Background: an optimization exercise with open tools, aiming at small area, a short achievable clock period and few clock cycles per item. Do not read the settings as production practice.
RTL that was checked went through simulation tests only; none was proved equivalent to the original.
Not every run is shown, and edits may drop behaviour that the tests do not exercise.
The RTL of run 2 was laid out without a check of its function.

==> flow/design.v <==
module mult_ex #(
    parameter WIDTH = 32
) (
    input  logic            clk,
    input  logic            rst_n,
    input  logic[WIDTH-1:0] a,
    input  logic[WIDTH-1:0] b,
    output logic[WIDTH-1:0] lo,
    output logic[WIDTH-1:0] hi,
    input  logic           valid_in,
    output logic           ready_out,
    output logic           valid_out,
    input  logic           ready_in
);
logic[WIDTH-1:0] data_lo;
logic[WIDTH-1:0] data_hi;
typedef enum logic[1:0] {
    IDLE,
    WORKING1,
    WORKING2,
    FINISH
} state_e;
state_e state;
always_ff @(posedge clk, negedge rst_n) begin
    if (!rst_n) begin
        data_lo <= 'd0;
        data_hi <= 'd0;
        state <= IDLE;
    end 
    else begin
        unique case (state)
            IDLE: begin
                if (valid_in) begin
                    {data_hi, data_lo} <= a * b;
                    state <= WORKING1;
                end
            end
            WORKING1: begin
                state <= WORKING2;
            end
            WORKING2: begin
                state <= FINISH;
            end
            FINISH: begin
                if (ready_in)
                    state <= IDLE;
            end
            default:
                state <= IDLE;
        endcase
    end
end
always_comb begin
    ready_out = 1'b0;
    valid_out = 1'b0;
    lo = 0;
    hi = 0;
    unique case (state)
        IDLE: begin
            ready_out = 1'b1;
        end
        FINISH: begin
            valid_out = 1'b1;
            lo = data_lo;
            hi = data_hi;
        end
        default: begin
        end
    endcase
end
endmodule
==> flow/run.sh <==
#!/bin/bash
# synth_recipe.tcl (not shown) runs the flow's synth.tcl, then flattens the netlist and writes it again
# the make line also repeats each setting of config.mk as NAME=value (left out here)
make -C /OpenROAD-flow-scripts/flow DESIGN_CONFIG=/design/flow/config.mk WORK_HOME=/design/flow/orfs CLKGATE_MAP_FILE= SYNTH_SCRIPT=/design/flow/synth_recipe.tcl finish
==> flow/config.mk <==
export PLATFORM = sky130hd
export DESIGN_NAME = mult_ex
export DESIGN_NICKNAME = mult_ex
export VERILOG_FILES = /design/flow/design.v
export SDC_FILE = /design/flow/constraint.sdc
export NUM_CORES = 4
export LEC_CHECK = 0
export CAP_MARGIN = 20
export CORE_MARGIN = 2
export CORE_UTILIZATION = 40
export SLEW_MARGIN = 20
==> flow/constraint.sdc <==
create_clock -name core_clock -period 11.0 [get_ports {clk}]
set_input_delay 2.2000 -clock core_clock [delete_from_list [all_inputs] [get_ports {clk}]]
set_output_delay 2.2000 -clock core_clock [all_outputs]
set_load 0.01 [all_outputs]
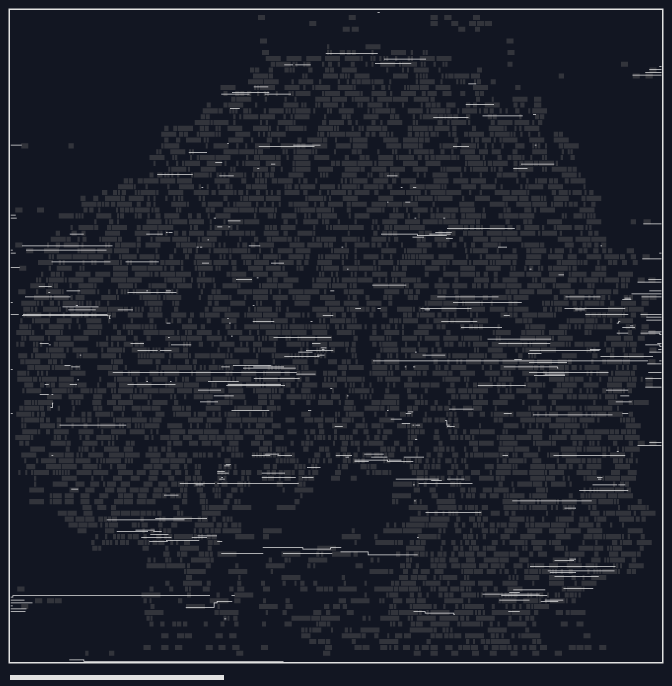
(run_1/layer_met3.png)
Scale bar: 100 um.
- longest straight run: 128 um
- nets with wire on the layer: 216
met3 Usage GRT: 2.041%
Vias: 25715
Routed Wire Length: 94.90 mm

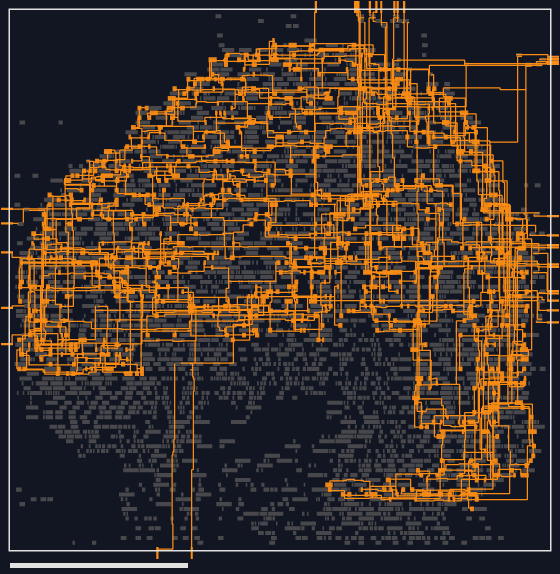
(run_1/io_fan.png)
Scale bar: 100 um.
- `a`: orange (bits 32; direction input; end cells 1024; wire 20.4 mm)
Top Ports: 134
Port Buffer Count: 133

==> reports/results.ini, run 1 <==
[outcome]
status = complete, no violations

[yosys]
seq_area_frac_synth_pct = 4.585
synth_top_area_share_pct = 49.79
yosysMostFrequentCell = fa_1
async_flop_share_pct = 100.0
synth_area_um2 = 36020
synth_fp_nets = 5210
synth-edff-count = 0

[final_layout]
fillCellCount = 8883
area_growth_pct = 8.485
drive_above_1_share_pct = 3.497
dominant-cell-class = multi-input combinational cells
inverters = 870
clkCellAreaFrac_pct = 0.7780
final_util_pct = 43.62

[floorplanning]
start_util_pct = 40.21
coreArea_um2 = 89600
die_area_um2 = 92470
taps = 1176

[timing]
rsz0062_at_grt = false
slew_viol_final = 0
max_slew.worst_pin.slew_ps = 1014
relSlewSlack_pct = 32.18
fin_crit_sh_pct = 93.23

[clocking]
cts_made_buffers = 9
cts_tree = yes
cts_hold_buf = 0
path_clk_slew_ps = 60
clockBufferDepth = 2
post_cts_resized = 0
post_cts_buffers = 0

[setup_path]
setup.worst_path.end = data_hi[30]
critPathSlowestCell = clkdlybuf4s50_1
cpPeakStageDelay_ps = 840
crit_required_ps = 11270
cp_max_fo = 13
cp_common_cell = fa_1
startpoint_type = input port
r2r_end = data_lo[27]

[min_path]
hold_class = flop to flop

[placed_design]
dp_slack_ps = 388.8
placed_cells = 5163
place_congestion = 0.8848
post_dp_cell_area_um2 = 38770

[routing]
ant_nets = 0
via_per_inst = 4.962
drt_iter0_drc = 1251

[flow_run]
max_cap_violations = 0

Testbench counts for the RTL of run 1, summed over its fixed seeds: cycles 8,192, items 2,048.
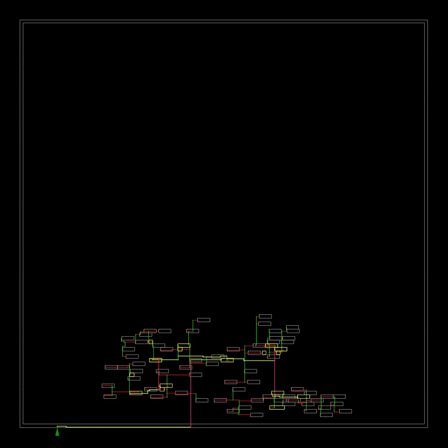
(run_1/clocks.png)
clock buffer count: 9
sequential cells: 66
Worst Skew: 6.390 ps
clk latency of the worst-skew pair: 340 ps

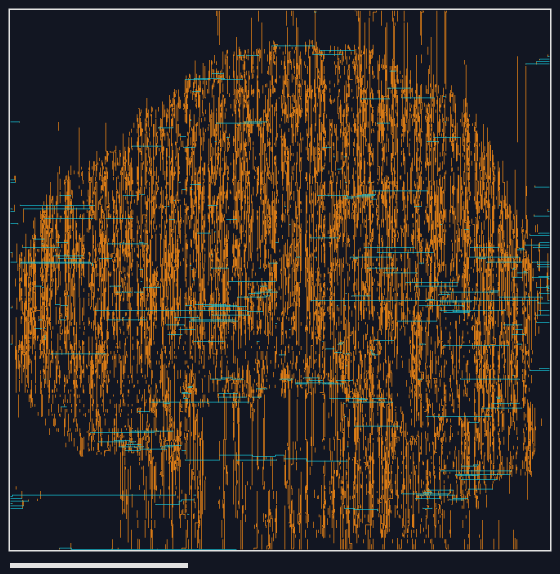
(run_1/wires.png)
Scale bar: 100 um. Two of the layers only.
- metal 2: orange (wire length 49.8 mm)
- metal 3: cyan (wire length 3330 um)
total track usage: 21.46%
WL/cell: 18.31 um

## run 1: logic make-up (layout without fill, tap and decap cells)
kind of cell | after synthesis | after routing | share of synthesized area (%)
fa+ha+maj | 1162 | 1162 | 59.03
xor+xnor | 56 | 56 | 1.362
compound gates | 260 | 260 | 4.408
other cells | 0 | 3 | 0
flops | 66 | 66 | 4.585
buf+inv | 1109 | 1132 | 11.59
mux | 1 | 1 | 0.02779
simple gates | 1326 | 1326 | 19.00
## run 1: state kept, by name (all words and copies together), names as in the netlist
register / count
data_hi: 32
data_lo: 32
state: 2
## run 1: cells in the final DEF, fill, tap and decap left out, types with 33 or more instances in the layout
cell / synthesis / routed
fa_1: 896 / 896
and2_1: 667 / 667
xnor2_1: 33 / 33
ha_1: 266 / 266
o21ai_0: 84 / 84
a21oi_1: 67 / 67
a21o_1: 34 / 34
inv_1: 870 / 870
dfrtp_1: 66 / 66
buf_4: 1 / 113
nand2_1: 545 / 544
clkdlybuf4s50_1: 0 / 132
## run 1: per-layer routing
layer  wire, um  global-route usage, %  vias up
li1           -                      -    11614
met3       3325                  2.041      122
met4       2643                  5.530        0
met5          0                      0        -
met1      39150                  27.40    13459
met2      49780                  38.94      520
--- run 2: outline of the changes from run 1 ---
flow/design.v: 71 -> 3573 lines; modules unchanged: 0
  mult_ex: edited, 71 -> 3573 lines
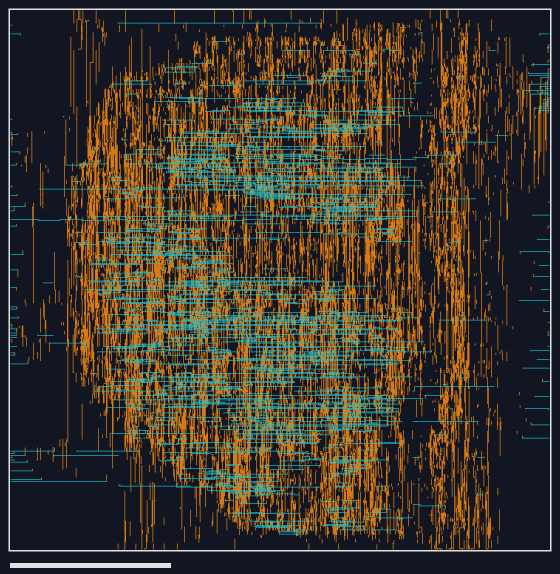
(run_2/wires.png)
Scale bar: 100 um. Two of the layers only.
- metal 3: cyan (wire length 18500 um)
- metal 2: orange (wire length 64.9 mm)
Routed Wire Length: 155.0 mm
Vias: 40955

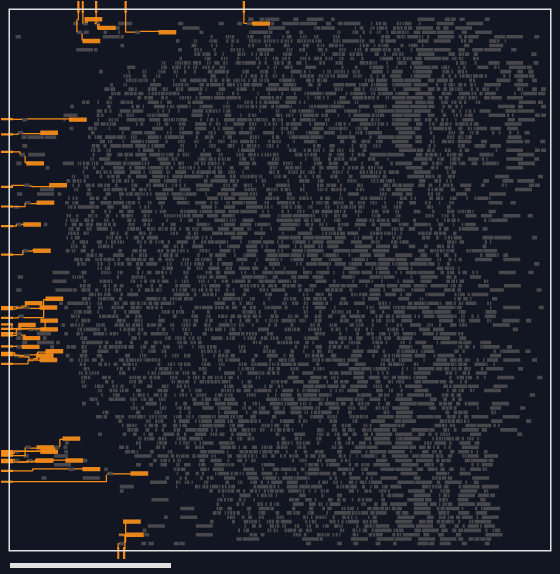
(run_2/io_fan.png)
Scale bar: 100 um.
- `a`: orange (bits 32; direction input; end cells 32; wire 693 um)

==> run 2 against run 1 <==
  * Global-route usage is 5.6 points higher
  * Via count is 59% higher
  * Final area is 21% higher
  * Critical path depth is 10 lower
  * Sequential share of layout area is 15 points higher
  * Critical endpoint is now m_c34_1
  * Largest cell class unchanged
==> reports/results.ini, run 2 <==
[outcome]
status = complete, no violations

[clocking]
post_cts_buffers = 0  ; unchanged
cts_made_buffers = 46  ; +37
cts_tree = yes
clockBufferDepth = 3  ; +1

[grt]
met1_usage_pct = 39.65  ; +12 points
track_usage_pct = 27.10  ; +5.6 points
met2_usage_pct = 39.44  ; +0.50 points
busiest_layer = met1
grt_use_met3_pct = 6.690  ; +4.6 points

[routing]
ant_nets = 0  ; unchanged
wl_per_cell_um = 22.78  ; +24%
routed.top_layer = met5
dr_wl_met2_mm = 64.94  ; +30%
via_per_inst = 6.018  ; +21%
drt_iter0_drc = 5461  ; +340%
wl_met3_mm = 18.45  ; +450%
wl_met1_mm = 66.88  ; +71%

[final_layout]
seq_cells = 323  ; +390%
final_util_pct = 43.37  ; -0.25 points
reg.largest.list = head x64, skid x64
drive_above_1_share_pct = 4.673  ; +1.2 points
fillCellCount = 10868  ; +22%
mostFrequentLayoutCell = nand2_1
dominant-cell-class = multi-input combinational cells
area_growth_pct = 7.236
most-common-layout-cells = nand2_1 (811), a21oi_1 (574), o21ai_0 (461)

[setup_path]
cp_max_fo = 60  ; +47
critPathSlowestCell = fa_1
startpoint_type = flop
setup.worst_path.end = m_c34_1
cpPeakStageDelay_ps = 570  ; -270 ps
r2r_end = m_c34_1
cp_common_cell = fa_1

[placed_design]
port_buffers = 133  ; unchanged
post_dp_cell_area_um2 = 45830  ; +18%
placed_cells = 6720  ; +30%

[timing]
max_slew.worst_pin.slew_ps = 1067  ; +52.96 ps
slew_viol_final = 0  ; unchanged
fin_crit_sh_pct = 53.94  ; -39 points
relSlewSlack_pct = 28.79  ; -3.4 points
fin_skew_ps = 35.70  ; +29.31 ps
rsz0062_at_grt = false

[floorplanning]
coreArea_um2 = 109200  ; +22%
start_util_pct = 40.44  ; +0.24 points
die_area_um2 = 113000  ; +22%
io_pins = 134  ; unchanged

[min_path]
hold_class = flop to flop

[yosys]
synth-edff-count = 255  ; +255
async_flop_share_pct = 1.238  ; -99 points
synth_area_um2 = 44150  ; +23%

run 2: cell count changes after synthesis, moves of 133 or more:
cell / change
nand2_1: +267
o22ai_1: +208
maj3_1: +133
edfxtp_1: +255
and2_1: -623
clkbuf_1: +331
fa_1: -441
a22oi_1: +222
o21ai_0: +377
a21oi_1: +507
nor2_1: +401
ha_1: -145
inv_1: -411
run 2: logic make-up (layout without fill, tap and decap cells):
| kind of cell | count (synthesis) | in the layout | share of synthesized area (%) |
|---|---|---|---|
| other | 0 | 1 | 0 |
| AO/OA/AOI/OAI | 1883 | 1883 | 26.33 |
| multiplexers | 30 | 30 | 0.7057 |
| flip-flops | 323 | 323 | 20.47 |
| buffers and inverters | 1150 | 807 | 9.778 |
| AND/OR/NAND/NOR | 1495 | 1495 | 14.03 |
| adder cells (fa/ha/maj) | 709 | 709 | 27.08 |
| XOR/XNOR | 81 | 81 | 1.607 |
run 2: per-stage QoR:
stage | hold WS, ps | worst slack [ps]
after floorplan | 417.0 | 2875
after global placement | 436.2 | 5203
after detailed placement | 438.5 | 5158
after CTS | 452.4 | 5120
after global routing | 464.8 | 4772
final | 456.5 | 5067

==> separate check: timing with driven ports <==
In the flow no input, the clock included, has a driving cell. The finished layouts below were timed again as built, in two steps.
Step 1 (the two cells are an assumption about what drives the block):
set clk [get_ports {clk}]
set_driving_cell -lib_cell sky130_fd_sc_hd__clkbuf_16 $clk
set_driving_cell -lib_cell sky130_fd_sc_hd__buf_2 [delete_from_list [all_inputs] $clk]
Step 2, shift: input delay + t, output delay - t, t = (earliest + latest rising clock arrival at the registers) / 2. This alone moves slack from input paths to output paths.
Slacks: ideal ports / drivers / drivers and shift; pairs: ideal ports / drivers.
run | shift t [ns] | setup slack, ns | worst setup path after step 2 | cell pins on the clock port's net
run 1 | 0.380 | 0.744 / 0.770 / 0.390 | input to register | 1
run 2 | 0.690 | 5.067 / 5.067 / 5.067 | register to register | 1
After both steps setup and hold are still met in every run listed. For run 1, which loses most, drivers alone change the setup slack by +0.026 ns; drivers and shift together by -0.354 ns.
